This design comes from an exercise in tuning for small area on the open sky130 flow, not from production work. Where RTL was checked, it was by simulation tests only, not by an equivalence proof against the original. Not every run is shown, and edits may drop behaviour that the tests do not exercise. The RTL of run 3 was laid out without a check of its function.

==> design/flow/config.mk <==
export PLATFORM = sky130hd
export DESIGN_NAME = rasterizer
export DESIGN_NICKNAME = rasterizer
export VERILOG_FILES = /design/flow/design.v
export SDC_FILE = /design/flow/constraint.sdc
export NUM_CORES = 4
export LEC_CHECK = 0
export CAP_MARGIN = 20
export CORE_MARGIN = 2
export CORE_UTILIZATION = 40
export SLEW_MARGIN = 20
==> design/flow/constraint.sdc <==
create_clock -name core_clock -period 12.0 [get_ports {i_clk}]
set_input_delay 2.4000 -clock core_clock [delete_from_list [all_inputs] [get_ports {i_clk}]]
set_output_delay 2.4000 -clock core_clock [all_outputs]
set_load 0.01 [all_outputs]
==> design/flow/design.v <==
module rasterizer_triangle_intersection_detector (
  input  wire        i_clk,
  input  wire        i_first,     
  input  wire        i_horner,    
  input  wire        i_last,      
  input  wire        i_wrap,      
  input  wire        i_ya_bit,
  input  wire        i_yb_bit,
  input  wire [6:0]  i_xa,
  input  wire [5:0]  i_ya,
  input  wire [6:0]  i_xb,
  input  wire [5:0]  i_yb,
  output wire [14:0] o_u
  );
  reg [14:0] t;
  reg [14:0] r;
  wire [7:0] a = {2'b00, i_ya} - {2'b00, i_yb};
  wire [7:0] b = {1'b0, i_xb} - {1'b0, i_xa};
  reg  [7:0] op;
  reg        neg;
  always @(*) begin
    neg = 1'b0;
    if (i_horner) begin
      case ({i_yb_bit, i_ya_bit})
        2'b00: op = 8'd0;
        2'b10: op = {1'b0, i_xa};
        2'b01: begin op = {1'b0, i_xb}; neg = 1'b1; end
        default: begin op = b; neg = 1'b1; end
      endcase
    end else if (i_wrap) begin
      op = b;
    end else begin
      op = a;
    end
  end
  wire [7:0]  opx = op ^ {8{neg}};
  wire [14:0] bo  = {{7{opx[7]}}, opx};
  wire [14:0] ai = i_first ? 15'd0 :
                   i_horner ? {t[13:0], 1'b0} :
                   i_wrap ? r : t;
  wire [15:0] sum = {ai, 1'b1} + {bo, neg};
  wire [14:0] nt  = sum[15:1];
  always @(posedge i_clk) begin
    t <= nt;
    if (i_last | i_wrap)
      r <= nt;
  end
  assign o_u = t;
endmodule
module rasterizer #(
  parameter VERT_RESOLUTION  = 60,
            HORIZ_RESOLUTION = 80
) (
  input wire i_clk,
  input wire i_srst_n,
  input wire i_go,
  input wire [$clog2(HORIZ_RESOLUTION)-1:0] i_triangle_point_0_x,
  input wire [$clog2(VERT_RESOLUTION)-1:0]  i_triangle_point_0_y,
  input wire [$clog2(HORIZ_RESOLUTION)-1:0] i_triangle_point_1_x,
  input wire [$clog2(VERT_RESOLUTION)-1:0]  i_triangle_point_1_y,
  input wire [$clog2(HORIZ_RESOLUTION)-1:0] i_triangle_point_2_x,
  input wire [$clog2(VERT_RESOLUTION)-1:0]  i_triangle_point_2_y,
  input wire [3:0] i_triangle_color_red,
  input wire [3:0] i_triangle_color_green,
  input wire [3:0] i_triangle_color_blue,
  output reg [$clog2(VERT_RESOLUTION)-1:0]  o_vert_write_addr,
  output reg [$clog2(HORIZ_RESOLUTION)-1:0] o_horiz_write_addr,
  output reg [3:0] o_red,
  output reg [3:0] o_green,
  output reg [3:0] o_blue,
  output reg o_write_en,
  output reg o_done
  );
  wire rst = ~i_srst_n;
  localparam WAIT = 2'd0, LOAD = 2'd1, RAST = 2'd2;
  reg [1:0] state;
  reg go_register;
  reg load_triangle;       
  reg loading_0, loading_1;
  reg triangle_loaded;
  reg test_en;             
  reg [5:1] rast_delay;    
  reg [2:0] phase;         
  reg [6:0] p0x, p1x, p2x;
  reg [5:0] p0y, p1y, p2y;
  wire s_wait = (state == WAIT);
  wire s_load = (state == LOAD);
  wire s_rast = (state == RAST);
  wire at_end = o_vert_write_addr[5] & o_vert_write_addr[4] & o_vert_write_addr[3] &
                o_vert_write_addr[1] & o_vert_write_addr[0] &
                o_horiz_write_addr[6] & o_horiz_write_addr[3] & o_horiz_write_addr[2] &
                o_horiz_write_addr[1] & o_horiz_write_addr[0];
  wire x_is_78 = o_horiz_write_addr[6] & o_horiz_write_addr[3] & o_horiz_write_addr[2] &
                 o_horiz_write_addr[1] & ~o_horiz_write_addr[0];
  wire capture = s_wait & i_go & ~rst;
  wire [6:0] n0x = capture ? i_triangle_point_0_x : p0x;
  wire [5:0] n0y = capture ? i_triangle_point_0_y : p0y;
  wire [6:0] n1x = capture ? i_triangle_point_1_x : p1x;
  wire [5:0] n1y = capture ? i_triangle_point_1_y : p1y;
  wire [6:0] n2x = capture ? i_triangle_point_2_x : p2x;
  wire [5:0] n2y = capture ? i_triangle_point_2_y : p2y;
  wire tl_next = ~rst & (loading_1 | (triangle_loaded & ~load_triangle));
  wire start = tl_next & ((s_wait & go_register) | (s_load & ~triangle_loaded));
  wire horner = start | (phase != 3'd6);
  wire last   = ~start & (phase == 3'd5);
  wire wrap   = ~horner & x_is_78;
  wire [2:0] bit_idx = start ? 3'd5 : 3'd5 - phase;
  wire y0b = n0y[bit_idx];
  wire y1b = n1y[bit_idx];
  wire y2b = n2y[bit_idx];
  wire [14:0] u0, u1, u2;
  rasterizer_triangle_intersection_detector e0 (
    .i_clk(i_clk), .i_first(start), .i_horner(horner), .i_last(last), .i_wrap(wrap),
    .i_ya_bit(y1b), .i_yb_bit(y2b), .i_xa(n1x), .i_ya(n1y), .i_xb(n2x), .i_yb(n2y),
    .o_u(u0));
  rasterizer_triangle_intersection_detector e1 (
    .i_clk(i_clk), .i_first(start), .i_horner(horner), .i_last(last), .i_wrap(wrap),
    .i_ya_bit(y2b), .i_yb_bit(y0b), .i_xa(n2x), .i_ya(n2y), .i_xb(n0x), .i_yb(n0y),
    .o_u(u1));
  rasterizer_triangle_intersection_detector e2 (
    .i_clk(i_clk), .i_first(start), .i_horner(horner), .i_last(last), .i_wrap(wrap),
    .i_ya_bit(y0b), .i_yb_bit(y1b), .i_xa(n0x), .i_ya(n0y), .i_xb(n1x), .i_yb(n1y),
    .o_u(u2));
  wire n0 = u0[14], n1 = u1[14], n2 = u2[14];
  wire hz0 = ~|u0[14:1], hz1 = ~|u1[14:1], hz2 = ~|u2[14:1];
  wire ho0 = &u0[14:1],  ho1 = &u1[14:1],  ho2 = &u2[14:1];
  wire np0 = n0 | (hz0 & ~u0[0]);
  wire np1 = n1 | (hz1 & ~u1[0]);
  wire np2 = n2 | (hz2 & ~u2[0]);
  wire m0 = ho0 & u0[0], m1 = ho1 & u1[0], m2 = ho2 & u2[0];
  wire q0 = hz0 & u0[0], q1 = hz1 & u1[0], q2 = hz2 & u2[0];
  wire two_odd = (u0[0] & u1[0]) | (u0[0] & u2[0]) | (u1[0] & u2[0]);
  wire in_tri = (~n0 & ~n1 & ~n2) | (np0 & np1 & np2) |
                (two_odd & ((m0 & ~n1 & ~n2) | (~n0 & m1 & ~n2) | (~n0 & ~n1 & m2) |
                            (q0 & np1 & np2) | (np0 & q1 & np2) | (np0 & np1 & q2)));
  wire lit = test_en & in_tri;
  always @(posedge i_clk) begin
    go_register <= i_go;
    p0x <= n0x; p0y <= n0y;
    p1x <= n1x; p1y <= n1y;
    p2x <= n2x; p2y <= n2y;
    load_triangle   <= ~rst & s_wait & go_register;
    loading_0       <= ~rst & load_triangle;
    loading_1       <= ~rst & loading_0;
    triangle_loaded <= tl_next;
    test_en         <= triangle_loaded & ~load_triangle;
    rast_delay      <= {rast_delay[4:1], s_rast & ~rst};
    if (start)
      phase <= 3'd1;
    else if (phase != 3'd6)
      phase <= phase + 3'd1;
    o_red   <= lit ? i_triangle_color_red   : 4'h0;
    o_green <= lit ? i_triangle_color_green : 4'h0;
    o_blue  <= lit ? i_triangle_color_blue  : 4'h0;
    if (~rast_delay[5]) begin
      o_horiz_write_addr <= 0;
      o_vert_write_addr  <= 0;
    end else if (o_horiz_write_addr != HORIZ_RESOLUTION-1) begin
      o_horiz_write_addr <= o_horiz_write_addr + 1;
    end else if (o_vert_write_addr != VERT_RESOLUTION-1) begin
      o_horiz_write_addr <= 0;
      o_vert_write_addr  <= o_vert_write_addr + 1;
    end
    o_write_en <= ~rst & s_rast &
                  ((rast_delay[4] & ~rast_delay[5]) | (rast_delay[5] & ~at_end));
    if (rst)
      o_done <= 1'b0;
    else if (~s_wait)
      o_done <= s_rast & at_end;
    if (rst)
      state <= WAIT;
    else case (state)
      WAIT:    state <= go_register ? LOAD : WAIT;
      LOAD:    state <= triangle_loaded ? RAST : LOAD;
      RAST:    state <= at_end ? WAIT : RAST;
      default: state <= WAIT;
    endcase
  end
endmodule
==> design/flow/run.sh <==
#!/bin/bash
# synth_recipe.tcl (not shown) runs the flow's synth.tcl, then flattens the netlist and writes it again
# the make line also repeats each setting of config.mk as NAME=value (left out here)
make -C /OpenROAD-flow-scripts/flow DESIGN_CONFIG=/design/flow/config.mk WORK_HOME=/design/flow/orfs CLKGATE_MAP_FILE= SYNTH_SCRIPT=/design/flow/synth_recipe.tcl finish
==> impl_metrics.ini, run 1 <==
[status]
status = no timing/DRC/antenna violations

[die]
die_y_um = 171
pin_count = 81
initial_core_util = 0.405
die_area_um2 = 29400
die_w_um = 171
taps = 378

[worst_setup_path]
reg2reg_depth = 22
r2r-start = state[1]
r2r_slack_ns = 5.26
critPathMaxFanout = 24
cp.required_ns = 12.18
crit_path_end = e2.r[14]
cp_top_family = compound AO/OA/AOI/OAI gates
crit_start = i_srst_n
crit_arrival_ns = 9.02
cp-start-kind = primary input
crit_slowest_cell = and4bb_2
crit_buf_inv = 2
endpoint_kind = register

[layout]
nonClkBufAreaFrac = 0.0704
multiInputGateArea_um2 = 6870
final_area_um2 = 13000
synthToLayoutAreaGrowth_pct = 15.6
multi_input_area_share = 0.530
clkbuf_count = 19
buffers = 95
layout_common_cells = nand2_1, nor2_1, dfxtp_1
antenna_cells = 0
non_clock_inverter_count = 68
ff_latch_area_um2 = 3890
nets = 1499
fillCellCount = 2680

[global_routing]
gr-total-overflow = 0
met3_usage = 0.0389
grt_pass1_vias = 9300
grt_pass1_wl_um = 48900
use_met2 = 0.338
grt_usage = 0.212

[place]
dpl.cell_count = 1733
numPortBuffers = 80
gp_congestion = 0.906
place_area_um2 = 12400

[job]
maxCapViolCount = 0

[hold_path]
hold_depth = 0
min_to = rast_delay[4]
hp-start = rast_delay[3]
min_path_type = reg2reg

[synth]
synth_compound_area_frac = 0.198
avgSynthCellArea_um2 = 8.54
synth.top_cells.by_count = nand2_1, nor2_1, dfxtp_1, xnor2_1, ha_1
synth-simple-area-share = 0.189
syn_area_um2 = 11200
netlist-cell-type-count = 86
syn_inst = 1314
synth_most_common_cell = nand2_1
synth-xor-area-share = 0.0726

[cts]
cts-resized-gates = 0
clk_pin_slew_ns = 0.07
htree_levels = 4
hold_buffers = 0
numCtsBuffers = 17
cts_tree = done
cts.sinks = 172
clock_tree.root_cell = clkbuf_16

[drt]
dr.max_layer_used = met4
drc = 0
wl_per_cell_um = 17.2
route.antenna.remaining_nets = 0
viasPerCell = 5.61
met2_length_um = 13500

[sta]
slew_viol_final = 0
tns_ns = 0
holdWs_ns = 0.329
finalSetupViolations = 0
max_freq_mhz = 113
period_minus_slack_ns = 8.84
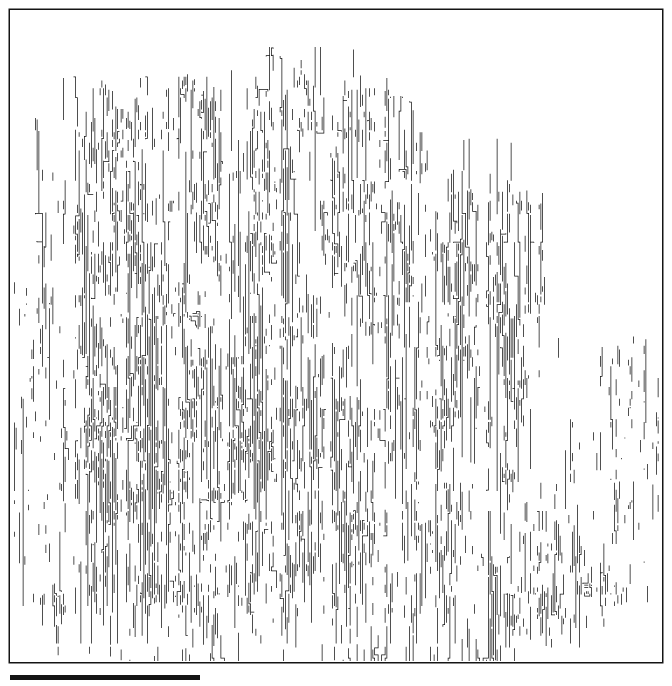
run_1/met2.png
Scale bar: 50 um.
wire length on this layer	13500 um
main direction	vertical
longest straight run	57.8 um
nets with wire on the layer	1219

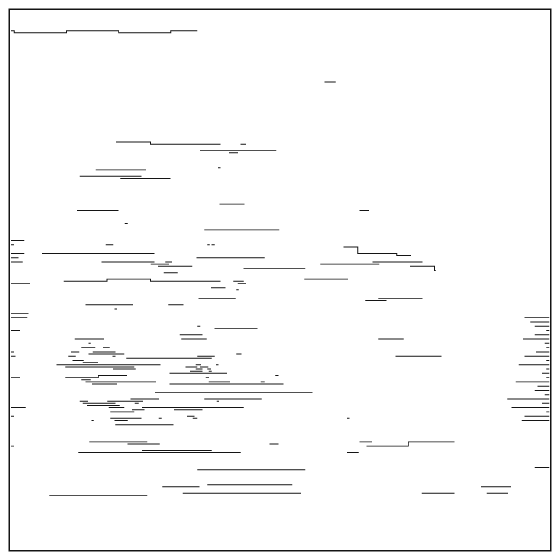
run_1/met3.png
longest straight run	51.3 um
nets with wire on the layer	112
share of all routed wire	5.0%
main direction	horizontal

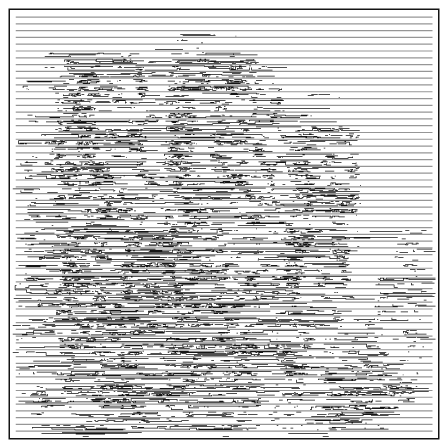
run_1/met1.png
Supply wires on this layer in grey.
longest straight run	37.3 um
share of all routed wire	48%
nets with wire on the layer	1400
routed via count: 9907
met1 Use GR: 0.289
WL final: 30400 um

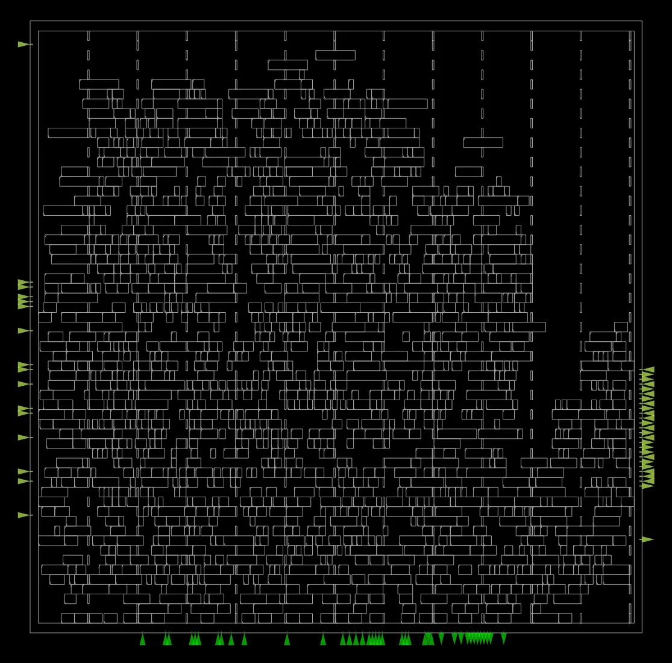
run_1/final_placement.png
post-route insts no fill: 1765
Core Region: 27700 um2
Final Util: 0.468
num rows: 61
sequential cells: 172

==> run 2, diff against run 1 <==
--- a/design/flow/design.v
+++ b/design/flow/design.v
@@ -14,8 +14,9 @@
   );
   reg [14:0] t;
   reg [14:0] r;
-  wire [7:0] a = {2'b00, i_ya} - {2'b00, i_yb};
-  wire [7:0] b = {1'b0, i_xb} - {1'b0, i_xa};
+  wire [7:0] a, b;
+  rasterizer_rca #(.W(8)) sub_a (.i_a({2'b00, i_ya}), .i_b(~{2'b00, i_yb}), .i_c(1'b1), .o_s(a));
+  rasterizer_rca #(.W(8)) sub_b (.i_a({1'b0, i_xb}), .i_b(~{1'b0, i_xa}), .i_c(1'b1), .o_s(b));
   reg  [7:0] op;
   reg        neg;
   always @(*) begin
@@ -38,14 +39,32 @@
   wire [14:0] ai = i_first ? 15'd0 :
                    i_horner ? {t[13:0], 1'b0} :
                    i_wrap ? r : t;
-  wire [15:0] sum = {ai, 1'b1} + {bo, neg};
-  wire [14:0] nt  = sum[15:1];
+  wire [14:0] nt;
+  rasterizer_rca #(.W(15)) acc (.i_a(ai), .i_b(bo), .i_c(neg), .o_s(nt));
   always @(posedge i_clk) begin
     t <= nt;
     if (i_last | i_wrap)
       r <= nt;
   end
   assign o_u = t;
+endmodule
+module rasterizer_rca #(
+  parameter W = 8
+) (
+  input  wire [W-1:0] i_a,
+  input  wire [W-1:0] i_b,
+  input  wire         i_c,
+  output wire [W-1:0] o_s
+  );
+  wire [W:0] c;
+  assign c[0] = i_c;
+  genvar k;
+  generate
+    for (k = 0; k < W; k = k + 1) begin : g
+      assign o_s[k]   = i_a[k] ^ i_b[k] ^ c[k];
+      assign c[k+1] = (i_a[k] & i_b[k]) | (i_a[k] & c[k]) | (i_b[k] & c[k]);
+    end
+  endgenerate
 endmodule
 module rasterizer #(
   parameter VERT_RESOLUTION  = 60,
--- a/design/flow/config.mk
+++ b/design/flow/config.mk
@@ -7,5 +7,5 @@
 export LEC_CHECK = 0
 export CAP_MARGIN = 20
 export CORE_MARGIN = 2
-export CORE_UTILIZATION = 40
+export CORE_UTILIZATION = 70
 export SLEW_MARGIN = 20
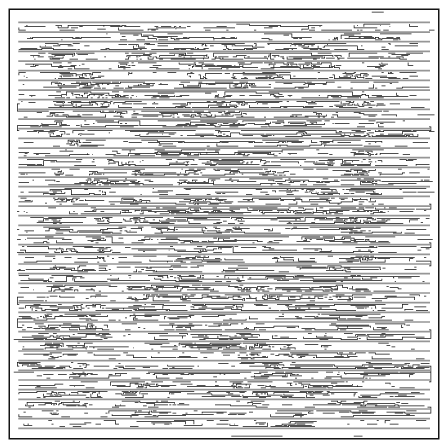
run_2/met1.png
Supply wires on this layer in grey.
nets with wire on the layer	1045
wire length on this layer	9620 um
longest straight run	40.9 um
share of all routed wire	40%
main direction	horizontal
met1 Use GR: 0.479
routed via count: 7550
WL final: 24300 um

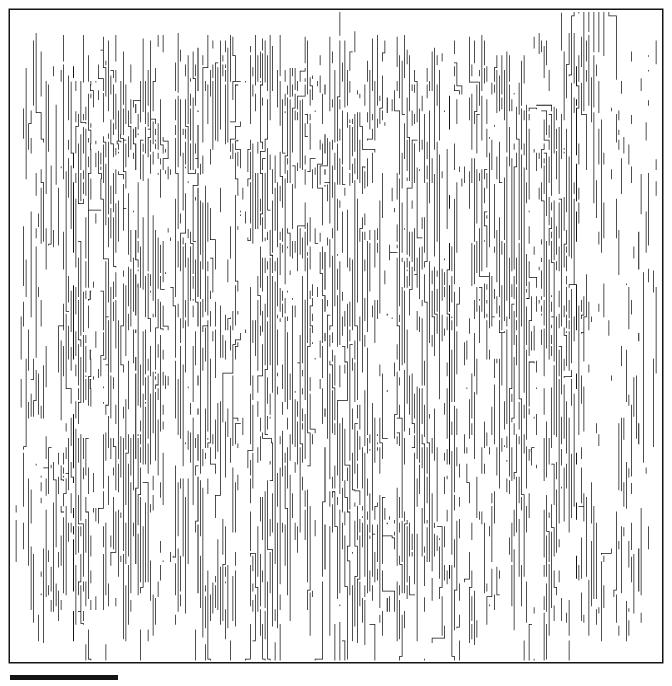
run_2/met2.png
Scale bar: 20 um.
met2 GRT Util: 0.564

==> impl_metrics.ini, run 2 <==
[layout]
nonClkBufAreaFrac = 0.0847
multiInputGateArea_um2 = 5020
layout_common_cells = nand2_1, dfxtp_1, inv_1
antenna_cells = 0
ff_latch_area_um2 = 3890
buffers = 96
multi_input_area_share = 0.455
seq_cells = 172
final_util = 0.832
clkbuf_count = 23
instances_no_fill = 1201

[worst_setup_path]
reg2reg_depth = 22
crit_buf_inv = 4
crit_slowest_cell = clkdlybuf4s50_1
cp_top_family = adder cells
r2r_slack_ns = 2.71
endpoint_kind = register
critPathMaxFanout = 28

[die]
rows = 42
die_area_um2 = 14500
taps = 176
die_w_um = 120
die_y_um = 120

[cts]
htree_levels = 4
cts_tree = done
clk_pin_slew_ns = 0.06
cts.sinks = 172

[sta]
max_freq_mhz = 88.0
tns_ns = 0

[global_routing]
grt_usage = 0.355
grt_pass1_vias = 7487

[synth]
syn_area_um2 = 9490
syn_inst = 945
synth_most_common_cell = nand2_1
netlist-cell-type-count = 67
synth-simple-area-share = 0.143
synth-xor-area-share = 0.0166

[hold_path]
min_path_type = reg2reg
hold_depth = 0

[drt]
viasPerCell = 6.29
met2_length_um = 11700
route.antenna.remaining_nets = 0
wl_per_cell_um = 20.2

[place]
numPortBuffers = 80
gp_congestion = 0.959

[status]
status = no timing/DRC/antenna violations

[job]
maxCapViolCount = 0
## Run 3: files that changed since run 2, shown whole
==> design/flow/design.v <==
module rasterizer_triangle_intersection_detector #(
  parameter VERT_RESOLUTION  = 60,
            HORIZ_RESOLUTION = 80  
) (
  input wire i_clk,
  input wire i_srst_n,
  input wire i_load_triangle,
  input wire [(2*$clog2(HORIZ_RESOLUTION))-1:0] i_current_point_x,
  input wire [(2*$clog2(VERT_RESOLUTION))-1:0]  i_current_point_y,
  input wire [$clog2(HORIZ_RESOLUTION)-1:0] i_triangle_point_0_x,
  input wire [$clog2(VERT_RESOLUTION)-1:0]  i_triangle_point_0_y,
  input wire [$clog2(HORIZ_RESOLUTION)-1:0] i_triangle_point_1_x,
  input wire [$clog2(VERT_RESOLUTION)-1:0]  i_triangle_point_1_y,
  input wire [$clog2(HORIZ_RESOLUTION)-1:0] i_triangle_point_2_x,
  input wire [$clog2(VERT_RESOLUTION)-1:0]  i_triangle_point_2_y,
  input wire signed [7:0] i_slack,
  output reg o_triangle_loaded,
  output reg o_point_inside_triangle
  );
  localparam COORD_WIDTH = (HORIZ_RESOLUTION > VERT_RESOLUTION) ?
((HORIZ_RESOLUTION <= 1) || (HORIZ_RESOLUTION > 16777216)) ? 0 : 
(HORIZ_RESOLUTION <= 2) ? 1 : 
(HORIZ_RESOLUTION <= 4) ? 2 : 
(HORIZ_RESOLUTION <= 8) ? 3 : 
(HORIZ_RESOLUTION <= 16) ? 4 : 
(HORIZ_RESOLUTION <= 32) ? 5 : 
(HORIZ_RESOLUTION <= 64) ? 6 : 
(HORIZ_RESOLUTION <= 128) ? 7 : 
(HORIZ_RESOLUTION <= 256) ? 8 : 
(HORIZ_RESOLUTION <= 512) ? 9 : 
(HORIZ_RESOLUTION <= 1024) ? 10 : 
(HORIZ_RESOLUTION <= 2048) ? 11 : 
(HORIZ_RESOLUTION <= 4096) ? 12 : 
(HORIZ_RESOLUTION <= 8192) ? 13 : 
(HORIZ_RESOLUTION <= 16384) ? 14 : 
(HORIZ_RESOLUTION <= 32768) ? 15 : 
(HORIZ_RESOLUTION <= 65536) ? 16 : 
(HORIZ_RESOLUTION <= 131072) ? 17 : 
(HORIZ_RESOLUTION <= 262144) ? 18 : 
(HORIZ_RESOLUTION <= 1048576) ? 20 : 
(HORIZ_RESOLUTION <= 2097152) ? 21 : 
(HORIZ_RESOLUTION <= 4194304) ? 22 : 
(HORIZ_RESOLUTION <= 8388608) ? 23 : 
(HORIZ_RESOLUTION <= 16777216) ? 24 : 0 : 
((VERT_RESOLUTION <= 1) || (VERT_RESOLUTION > 16777216)) ? 0 : 
(VERT_RESOLUTION <= 2) ? 1 : 
(VERT_RESOLUTION <= 4) ? 2 : 
(VERT_RESOLUTION <= 8) ? 3 : 
(VERT_RESOLUTION <= 16) ? 4 : 
(VERT_RESOLUTION <= 32) ? 5 : 
(VERT_RESOLUTION <= 64) ? 6 : 
(VERT_RESOLUTION <= 128) ? 7 : 
(VERT_RESOLUTION <= 256) ? 8 : 
(VERT_RESOLUTION <= 512) ? 9 : 
(VERT_RESOLUTION <= 1024) ? 10 : 
(VERT_RESOLUTION <= 2048) ? 11 : 
(VERT_RESOLUTION <= 4096) ? 12 : 
(VERT_RESOLUTION <= 8192) ? 13 : 
(VERT_RESOLUTION <= 16384) ? 14 : 
(VERT_RESOLUTION <= 32768) ? 15 : 
(VERT_RESOLUTION <= 65536) ? 16 : 
(VERT_RESOLUTION <= 131072) ? 17 : 
(VERT_RESOLUTION <= 262144) ? 18 : 
(VERT_RESOLUTION <= 1048576) ? 20 : 
(VERT_RESOLUTION <= 2097152) ? 21 : 
(VERT_RESOLUTION <= 4194304) ? 22 : 
(VERT_RESOLUTION <= 8388608) ? 23 : 
(VERT_RESOLUTION <= 16777216) ? 24 : 0;
  reg signed [COORD_WIDTH:0] triangle_point_0_x_register;
  reg signed [COORD_WIDTH:0]  triangle_point_0_y_register;
  reg signed [COORD_WIDTH:0] triangle_point_1_x_register;
  reg signed [COORD_WIDTH:0]  triangle_point_1_y_register;
  reg signed [COORD_WIDTH:0] triangle_point_2_x_register;
  reg signed [COORD_WIDTH:0]  triangle_point_2_y_register;
  reg [(2*$clog2(HORIZ_RESOLUTION))-1:0] current_point_x_register;
  reg [(2*$clog2(VERT_RESOLUTION))-1:0]  current_point_y_register;
  reg calculating_triangle_area;
  reg signed [COORD_WIDTH:0] cross_product_input_a [2:0];
  reg signed [COORD_WIDTH:0] cross_product_input_b [2:0];
  reg signed [COORD_WIDTH:0] cross_product_input_c [2:0];
  reg signed [COORD_WIDTH:0] cross_product_input_d [2:0];
  wire signed [(3*COORD_WIDTH)-1:0] cross_product [2:0];
  wire unsigned [(3*COORD_WIDTH):0] cross_product_absolute_value [2:0];
  wire unsigned [(3*COORD_WIDTH):0] triangle_area [2:0];
  reg unsigned [(4*COORD_WIDTH):0] triangle_areas_sum;
  reg unsigned [(3*COORD_WIDTH):0] principle_triangle_area;
  genvar i;
  generate
    for(i=0; i<=2; i=i+1) begin
      assign cross_product[i] =
        (cross_product_input_a[i] * cross_product_input_d[i]) -
        (cross_product_input_b[i] * cross_product_input_c[i]);
      assign cross_product_absolute_value[i] = (cross_product[i] < 0) ?
        -cross_product[i] : cross_product[i];
      assign triangle_area[i] = (cross_product_absolute_value[i])/2;
    end
  endgenerate
  localparam POINT_CALCULATION = 3'b001, LOADING_TRIANGLE_0 = 3'b010,
    LOADING_TRIANGLE_1 = 3'b100;
  reg [2:0] state;
  always @(posedge i_clk) begin
    if(i_srst_n == 1'b0) begin
      triangle_point_0_x_register <= 0;
      triangle_point_0_y_register <= 0;
      triangle_point_1_x_register <= 0;
      triangle_point_1_y_register <= 0;
      triangle_point_2_x_register <= 0;
      triangle_point_2_y_register <= 0;
      current_point_x_register <= 0;
      current_point_y_register <= 0;
      calculating_triangle_area <= 1'b0;
      triangle_areas_sum <= 0;
      principle_triangle_area <= 0;
      o_triangle_loaded <= 1'b0;
      state <= POINT_CALCULATION;
    end else begin
      principle_triangle_area <= principle_triangle_area;
      current_point_x_register <= i_current_point_x;
      current_point_y_register <= i_current_point_y;
      triangle_point_0_x_register <= i_triangle_point_0_x;
      triangle_point_0_y_register <= i_triangle_point_0_y;
      triangle_point_1_x_register <= i_triangle_point_1_x;
      triangle_point_1_y_register <= i_triangle_point_1_y;
      triangle_point_2_x_register <= i_triangle_point_2_x;
      triangle_point_2_y_register <= i_triangle_point_2_y;
      cross_product_input_a[0] <= (calculating_triangle_area) ?
        ($signed(triangle_point_1_x_register) - $signed(triangle_point_0_x_register)) :
        ($signed(triangle_point_1_x_register) - $signed(current_point_x_register));
      cross_product_input_b[0] <= (calculating_triangle_area) ?
        ($signed(triangle_point_1_y_register) - $signed(triangle_point_0_y_register)) :
        ($signed(triangle_point_1_y_register) - $signed(current_point_y_register));
      cross_product_input_c[0] <= (calculating_triangle_area) ?
        ($signed(triangle_point_2_x_register) - $signed(triangle_point_0_x_register)) :
        ($signed(triangle_point_2_x_register) - $signed(current_point_x_register));
      cross_product_input_d[0] <= (calculating_triangle_area) ?
        ($signed(triangle_point_2_y_register) - $signed(triangle_point_0_y_register)) :
        ($signed(triangle_point_2_y_register) - $signed(current_point_y_register));
      cross_product_input_a[1] <= 
        $signed(triangle_point_0_x_register) - $signed(current_point_x_register);
      cross_product_input_b[1] <= 
        $signed(triangle_point_0_y_register) - $signed(current_point_y_register);
      cross_product_input_c[1] <= 
        $signed(triangle_point_2_x_register) - $signed(current_point_x_register);
      cross_product_input_d[1] <= 
        $signed(triangle_point_2_y_register) - $signed(current_point_y_register);
      cross_product_input_a[2] <= 
        $signed(triangle_point_0_x_register) - $signed(current_point_x_register);
      cross_product_input_b[2] <= 
        $signed(triangle_point_0_y_register) - $signed(current_point_y_register);
      cross_product_input_c[2] <= 
        $signed(triangle_point_1_x_register) - $signed(current_point_x_register);
      cross_product_input_d[2] <= 
        $signed(triangle_point_1_y_register) - $signed(current_point_y_register);
      calculating_triangle_area <= 1'b0;
      triangle_areas_sum <= triangle_area[0]+triangle_area[1]+triangle_area[2];
      o_triangle_loaded <= 1'b0;
      case(state)
        POINT_CALCULATION : begin
          o_triangle_loaded       <= o_triangle_loaded;
          o_point_inside_triangle <= 1'b0;
          state <= POINT_CALCULATION;
          if(i_load_triangle) begin
            o_triangle_loaded         <= 1'b0;
            calculating_triangle_area <= 1'b1;
            state <= LOADING_TRIANGLE_0;
          end else if (o_triangle_loaded) begin
            if(triangle_areas_sum <= principle_triangle_area) begin
              o_point_inside_triangle <= 1'b1;
            end else begin
              o_point_inside_triangle <= 1'b0;
            end
          end
        end
        LOADING_TRIANGLE_0  : begin
          state <= LOADING_TRIANGLE_1;
        end
        LOADING_TRIANGLE_1  : begin
          principle_triangle_area <= triangle_area[0];
          o_triangle_loaded <= 1'b1;
          state <= POINT_CALCULATION;
        end
        default            : begin
          calculating_triangle_area <= 1'b0;
          o_triangle_loaded         <= 1'b0;
          state <= POINT_CALCULATION;
        end
      endcase
      if(i_load_triangle) begin
        triangle_point_0_x_register <= i_triangle_point_0_x;
        triangle_point_0_y_register <= i_triangle_point_0_y;
        triangle_point_1_x_register <= i_triangle_point_1_x;
        triangle_point_1_y_register <= i_triangle_point_1_y;
        triangle_point_2_x_register <= i_triangle_point_2_x;
        triangle_point_2_y_register <= i_triangle_point_2_y;
      end
    end
  end
endmodule
module rasterizer #(
  parameter VERT_RESOLUTION  = 60,
            HORIZ_RESOLUTION = 80  
) (
  input wire i_clk,
  input wire i_srst_n,
  input wire i_go,
  input wire [$clog2(HORIZ_RESOLUTION)-1:0] i_triangle_point_0_x,
  input wire [$clog2(VERT_RESOLUTION)-1:0]  i_triangle_point_0_y,
  input wire [$clog2(HORIZ_RESOLUTION)-1:0] i_triangle_point_1_x,
  input wire [$clog2(VERT_RESOLUTION)-1:0]  i_triangle_point_1_y,
  input wire [$clog2(HORIZ_RESOLUTION)-1:0] i_triangle_point_2_x,
  input wire [$clog2(VERT_RESOLUTION)-1:0]  i_triangle_point_2_y,
  input wire [3:0] i_triangle_color_red,
  input wire [3:0] i_triangle_color_green,
  input wire [3:0] i_triangle_color_blue,
  output reg [$clog2(VERT_RESOLUTION)-1:0]  o_vert_write_addr,
  output reg [$clog2(HORIZ_RESOLUTION)-1:0] o_horiz_write_addr,
  output reg [3:0] o_red,
  output reg [3:0] o_green,
  output reg [3:0] o_blue,
  output reg o_write_en,
  output reg o_done
  );
  reg go_register;
  reg [$clog2(HORIZ_RESOLUTION)-1:0] triangle_point_0_x_register;
  reg [$clog2(VERT_RESOLUTION)-1:0]  triangle_point_0_y_register;
  reg [$clog2(HORIZ_RESOLUTION)-1:0] triangle_point_1_x_register;
  reg [$clog2(VERT_RESOLUTION)-1:0]  triangle_point_1_y_register;
  reg [$clog2(HORIZ_RESOLUTION)-1:0] triangle_point_2_x_register;
  reg [$clog2(VERT_RESOLUTION)-1:0]  triangle_point_2_y_register;
  reg [$clog2(VERT_RESOLUTION)-1:0]  top_y;
  reg [$clog2(VERT_RESOLUTION)-1:0]  bottom_y;
  reg load_triangle;
  reg [$clog2(HORIZ_RESOLUTION)-1:0] horiz_target_addr;
  reg [$clog2(VERT_RESOLUTION)-1:0]  vert_target_addr;
  reg valid_target;
  wire triangle_loaded;
  wire point_inside_triangle;
  localparam DELAY_LENGTH = 4;
  reg [$clog2(HORIZ_RESOLUTION)-1:0] horiz_target_addr_delay [DELAY_LENGTH-1:0];
  reg [$clog2(VERT_RESOLUTION)-1:0]  vert_target_addr_delay  [DELAY_LENGTH-1:0];
  reg valid_target_delay [DELAY_LENGTH-1:0];
  localparam WAIT = 3'b001, LOAD_TRIANGLE = 3'b010, RASTERIZE = 3'b100; 
  reg [2:0] state;
  rasterizer_triangle_intersection_detector #(
    .VERT_RESOLUTION(VERT_RESOLUTION),
    .HORIZ_RESOLUTION(HORIZ_RESOLUTION)
  ) rtid (
    .i_clk(i_clk),
    .i_srst_n(i_srst_n),
    .i_load_triangle(load_triangle),
    .i_current_point_x(horiz_target_addr),
    .i_current_point_y(vert_target_addr),
    .i_triangle_point_0_x(triangle_point_0_x_register),
    .i_triangle_point_0_y(triangle_point_0_y_register),
    .i_triangle_point_1_x(triangle_point_1_x_register),
    .i_triangle_point_1_y(triangle_point_1_y_register),
    .i_triangle_point_2_x(triangle_point_2_x_register),
    .i_triangle_point_2_y(triangle_point_2_y_register),
    .i_slack(8'h00),  
    .o_triangle_loaded(triangle_loaded),
    .o_point_inside_triangle(point_inside_triangle)
  );
  integer i;
  generate
  always @(posedge i_clk) begin
    for(i=DELAY_LENGTH-1; i>0; i=i-1) begin
      vert_target_addr_delay[i]  <= vert_target_addr_delay[i-1];
      horiz_target_addr_delay[i] <= horiz_target_addr_delay[i-1];
      valid_target_delay[i]      <= valid_target_delay[i-1];
    end
    vert_target_addr_delay[0]  <= vert_target_addr;
    horiz_target_addr_delay[0] <= horiz_target_addr;
    valid_target_delay[0]      <= valid_target;
  end
  endgenerate
  always @(posedge i_clk) begin
    go_register <= i_go;
    o_vert_write_addr  <= vert_target_addr_delay[DELAY_LENGTH-1];
    o_horiz_write_addr <= horiz_target_addr_delay[DELAY_LENGTH-1];
    if(i_srst_n == 1'b0) begin
      load_triangle    <= 1'b0;
      vert_target_addr   <= 0;
      horiz_target_addr  <= 0;
      valid_target       <= 1'b0;
      state              <= WAIT;
      o_write_en         <= 1'b0;
      o_done             <= 1'b0;
    end else begin
      load_triangle    <= 1'b0;
      vert_target_addr   <= 0;
      horiz_target_addr  <= 0;
      valid_target       <= 1'b0;
      state              <= WAIT;
      o_write_en         <= 1'b0;
      o_done             <= 1'b0;
      triangle_point_0_x_register <= triangle_point_0_x_register;
      triangle_point_0_y_register <= triangle_point_0_y_register;
      triangle_point_1_x_register <= triangle_point_1_x_register;
      triangle_point_1_y_register <= triangle_point_1_y_register;
      triangle_point_2_x_register <= triangle_point_2_x_register;
      triangle_point_2_y_register <= triangle_point_2_y_register;
      case(state)
        WAIT          : begin
          o_vert_write_addr  <= 0;
          o_horiz_write_addr <= 0;
          o_done <= o_done;
          if(i_go) begin
            triangle_point_0_x_register <= i_triangle_point_0_x;
            triangle_point_0_y_register <= i_triangle_point_0_y;
            triangle_point_1_x_register <= i_triangle_point_1_x;
            triangle_point_1_y_register <= i_triangle_point_1_y;
            triangle_point_2_x_register <= i_triangle_point_2_x;
            triangle_point_2_y_register <= i_triangle_point_2_y;
          end
          if(go_register) begin
            state <= LOAD_TRIANGLE;
            load_triangle <= 1'b1;
          end else begin
            state <= WAIT;
            load_triangle <= 1'b0;
          end
        end
        LOAD_TRIANGLE : begin
          load_triangle <= 1'b0;
          if(triangle_loaded) begin
            vert_target_addr  <= 0;
            horiz_target_addr <= 0;
            valid_target <= 1'b1;
            state <= RASTERIZE;
          end else begin
            state <= LOAD_TRIANGLE;
          end
        end
        RASTERIZE     : begin
          valid_target <= 1'b1;
          state        <= RASTERIZE;
          o_write_en <= 1'b0;
          o_done     <= 1'b0;
          if(horiz_target_addr < HORIZ_RESOLUTION-1) begin
            horiz_target_addr <= horiz_target_addr + 1;
            vert_target_addr  <= vert_target_addr;
          end else begin
            horiz_target_addr <= 0;
            if(vert_target_addr < VERT_RESOLUTION-1) begin
              vert_target_addr <= vert_target_addr + 1;
            end else begin
              valid_target <= 1'b0;
              horiz_target_addr <= horiz_target_addr;
              vert_target_addr  <= vert_target_addr;
            end
          end
          if(valid_target_delay[DELAY_LENGTH-1]) begin
            o_write_en <= 1'b1;
            if(point_inside_triangle) begin
              o_red   <= i_triangle_color_red;
              o_green <= i_triangle_color_green;
              o_blue  <= i_triangle_color_blue;
            end else begin
              o_red   <= 4'h0;
              o_green <= 4'h0;
              o_blue  <= 4'h0;
            end
          end else begin
            o_write_en <= 1'b0;
          end
          if(o_vert_write_addr >= VERT_RESOLUTION-1) begin
            if(o_horiz_write_addr >= HORIZ_RESOLUTION-1) begin
              state <= WAIT;
              o_done <= 1'b1;
            end
          end
        end
        default       : begin
          state <= WAIT;
        end
      endcase
    end
  end
endmodule
==> design/flow/config.mk <==
export PLATFORM = sky130hd
export DESIGN_NAME = rasterizer
export DESIGN_NICKNAME = rasterizer
export VERILOG_FILES = /design/flow/design.v
export SDC_FILE = /design/flow/constraint.sdc
export NUM_CORES = 4
export LEC_CHECK = 0
export CAP_MARGIN = 20
export CORE_MARGIN = 2
export CORE_UTILIZATION = 40
export SLEW_MARGIN = 20
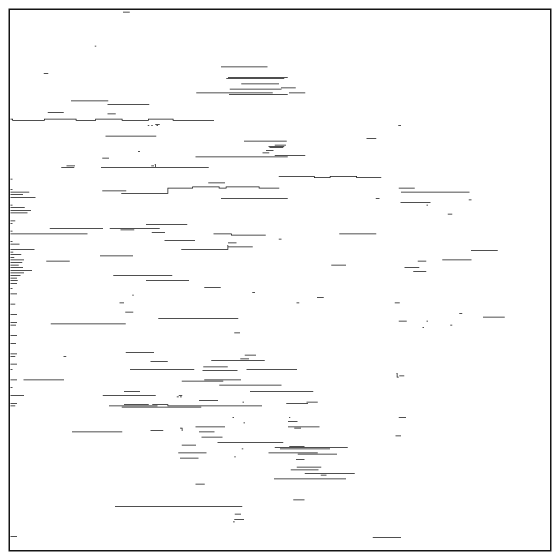
run_3/met3.png
routed via count: 19863
met3 Use GR: 0.0247
WL final: 67900 um

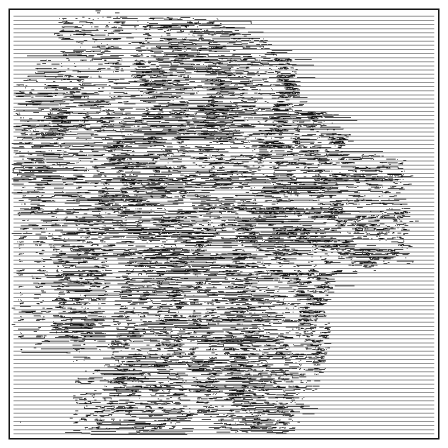
run_3/met1.png
Supply wires on this layer in grey.
main direction	horizontal
nets with wire on the layer	3708
longest straight run	63.9 um

==> impl_metrics.ini, run 3 <==
[synth]
syn_inst = 3063
netlist-cell-type-count = 90
synth_most_common_cell = inv_1
avgSynthCellArea_um2 = 10.1
synth-simple-area-share = 0.141
synth_compound_area_frac = 0.0741
syn_area_um2 = 30800
synth.top_cells.by_count = inv_1, fa_1, ha_1, and2_1, dfxtp_1

[cts]
numCtsBuffers = 37
cts.sinks = 318
cts_tree = done
cts-resized-gates = 0
clk_latency_ns = 0.55
clk_pin_slew_ns = 0.06
hold_buffers = 0
clock_tree.root_cell = clkbuf_16
htree_levels = 2

[worst_setup_path]
crit_buf_inv = 5
crit_arrival_ns = 10.94
cp.required_ns = 12.43
crit_path_end = rtid.triangle_areas_sum[17]
reg2reg_depth = 40
r2r_slack_ns = 1.49
r2r-start = rtid.cross_product_input_b[1][6]
endpoint_kind = register
critPathMaxFanout = 15
crit_start = rtid.cross_product_input_b[1][6]
cp-start-kind = register
crit_slowest_cell = fa_1
cp_top_family = adder cells

[layout]
clkbuf_count = 53
fillCellCount = 7367
nets = 3930
non_clock_inverter_count = 612
final_util = 0.449
layout_common_cells = inv_1, fa_1, ha_1
seq_cells = 318
multiInputGateArea_um2 = 20800
ff_latch_area_um2 = 7640
final_area_um2 = 34100
instances_no_fill = 4221
multi_input_area_share = 0.609
synthToLayoutAreaGrowth_pct = 10.7
buffers = 87
regMostFlops = horiz_target_addr_delay
nonClkBufAreaFrac = 0.0249

[drt]
drc = 0
wl_per_cell_um = 16.1
route.antenna.remaining_nets = 0
met2_length_um = 31600
viasPerCell = 4.71
dr.max_layer_used = met4

[place]
post-place-ws_ns = 1.56
dpl.cell_count = 4153
place_area_um2 = 32800
numPortBuffers = 80
gp_congestion = 0.851

[status]
status = no timing/DRC/antenna violations

[hold_path]
min_to = horiz_target_addr_delay[3][6]
hold_depth = 0
min_path_type = reg2reg
hp-start = horiz_target_addr_delay[2][6]

[die]
initial_core_util = 0.405
core_area_um2 = 76100
rows = 101
die_area_um2 = 79300
die_y_um = 282
die_w_um = 282
pin_count = 81

[sta]
max_freq_mhz = 95.1
tns_ns = 0
finalSetupViolations = 0

[global_routing]
gr-total-overflow = 0
grt_use_met1 = 0.240
use_met2 = 0.302
grt_usage = 0.178
grt_pass1_wl_um = 111000
grt_pass1_vias = 21061

[job]
maxCapViolCount = 0

==> notes/layouts.md <==
Pictures saved along the way, in no particular order.

M4 wires.
image #1
Scale bar: 50 um. Supply wires on this layer in grey.
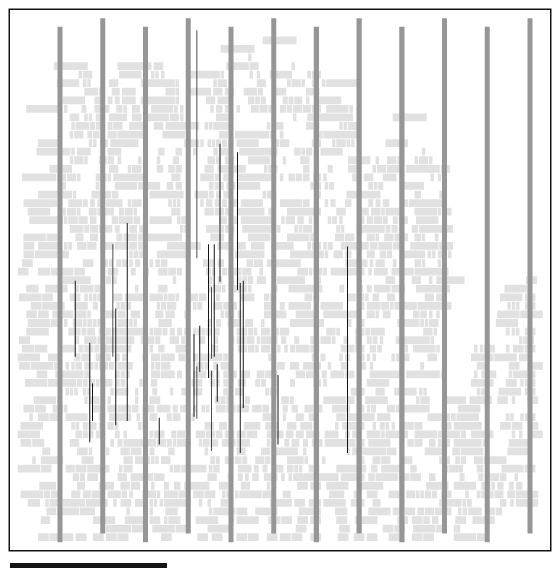
image #2
Scale bar: 20 um. Supply wires on this layer in grey.
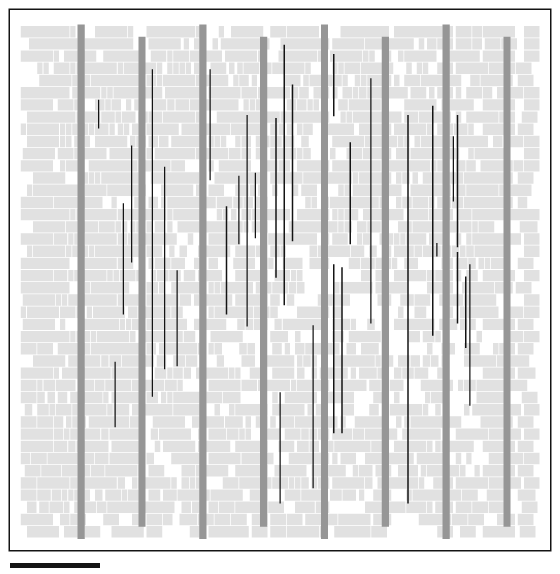
image #1: run 1
image #2: run 2

Key to image #1:
wire length on this layer	743 um
share of all routed wire	2.4%
main direction	vertical
nets with wire on the layer	20
longest straight run	72.1 um

## afterwards: timing with drivers on the ports
The results above use ideal ports. As a check the final layouts listed here were re-extracted and re-timed, cells and wires unchanged. Step 1 assumes that a clkbuf_16 drives the clock port and a buf_2 every other input. Step 2 also shifts input and output timing later by t, the mid clock arrival at the registers, as if the neighbouring blocks saw the same clock. a / b / c = ideal ports / drivers / drivers and shift; a / b = the first two.
run | t, ns | slack for setup (ns) | clock arrival spread, ns | worst register clock-pin slew, ns | pins driven straight from the clock port
run 1 | 0.485 | 3.156 / 3.182 / 2.697 | 0.022 / 0.022 | 0.08 / 0.08 | 1
run 2 | 0.474 | 0.634 / 0.654 / 0.179 | 0.011 / 0.011 | 0.07 / 0.07 | 1
run 3 | 0.598 | 1.487 / 1.487 / 1.487 | 0.026 / 0.026 | 0.07 / 0.07 | 1
After both steps setup and hold are still met in every run listed. The setup slack of run 1, which loses most, moves by +0.026 ns with the drivers and by -0.459 ns with both steps.
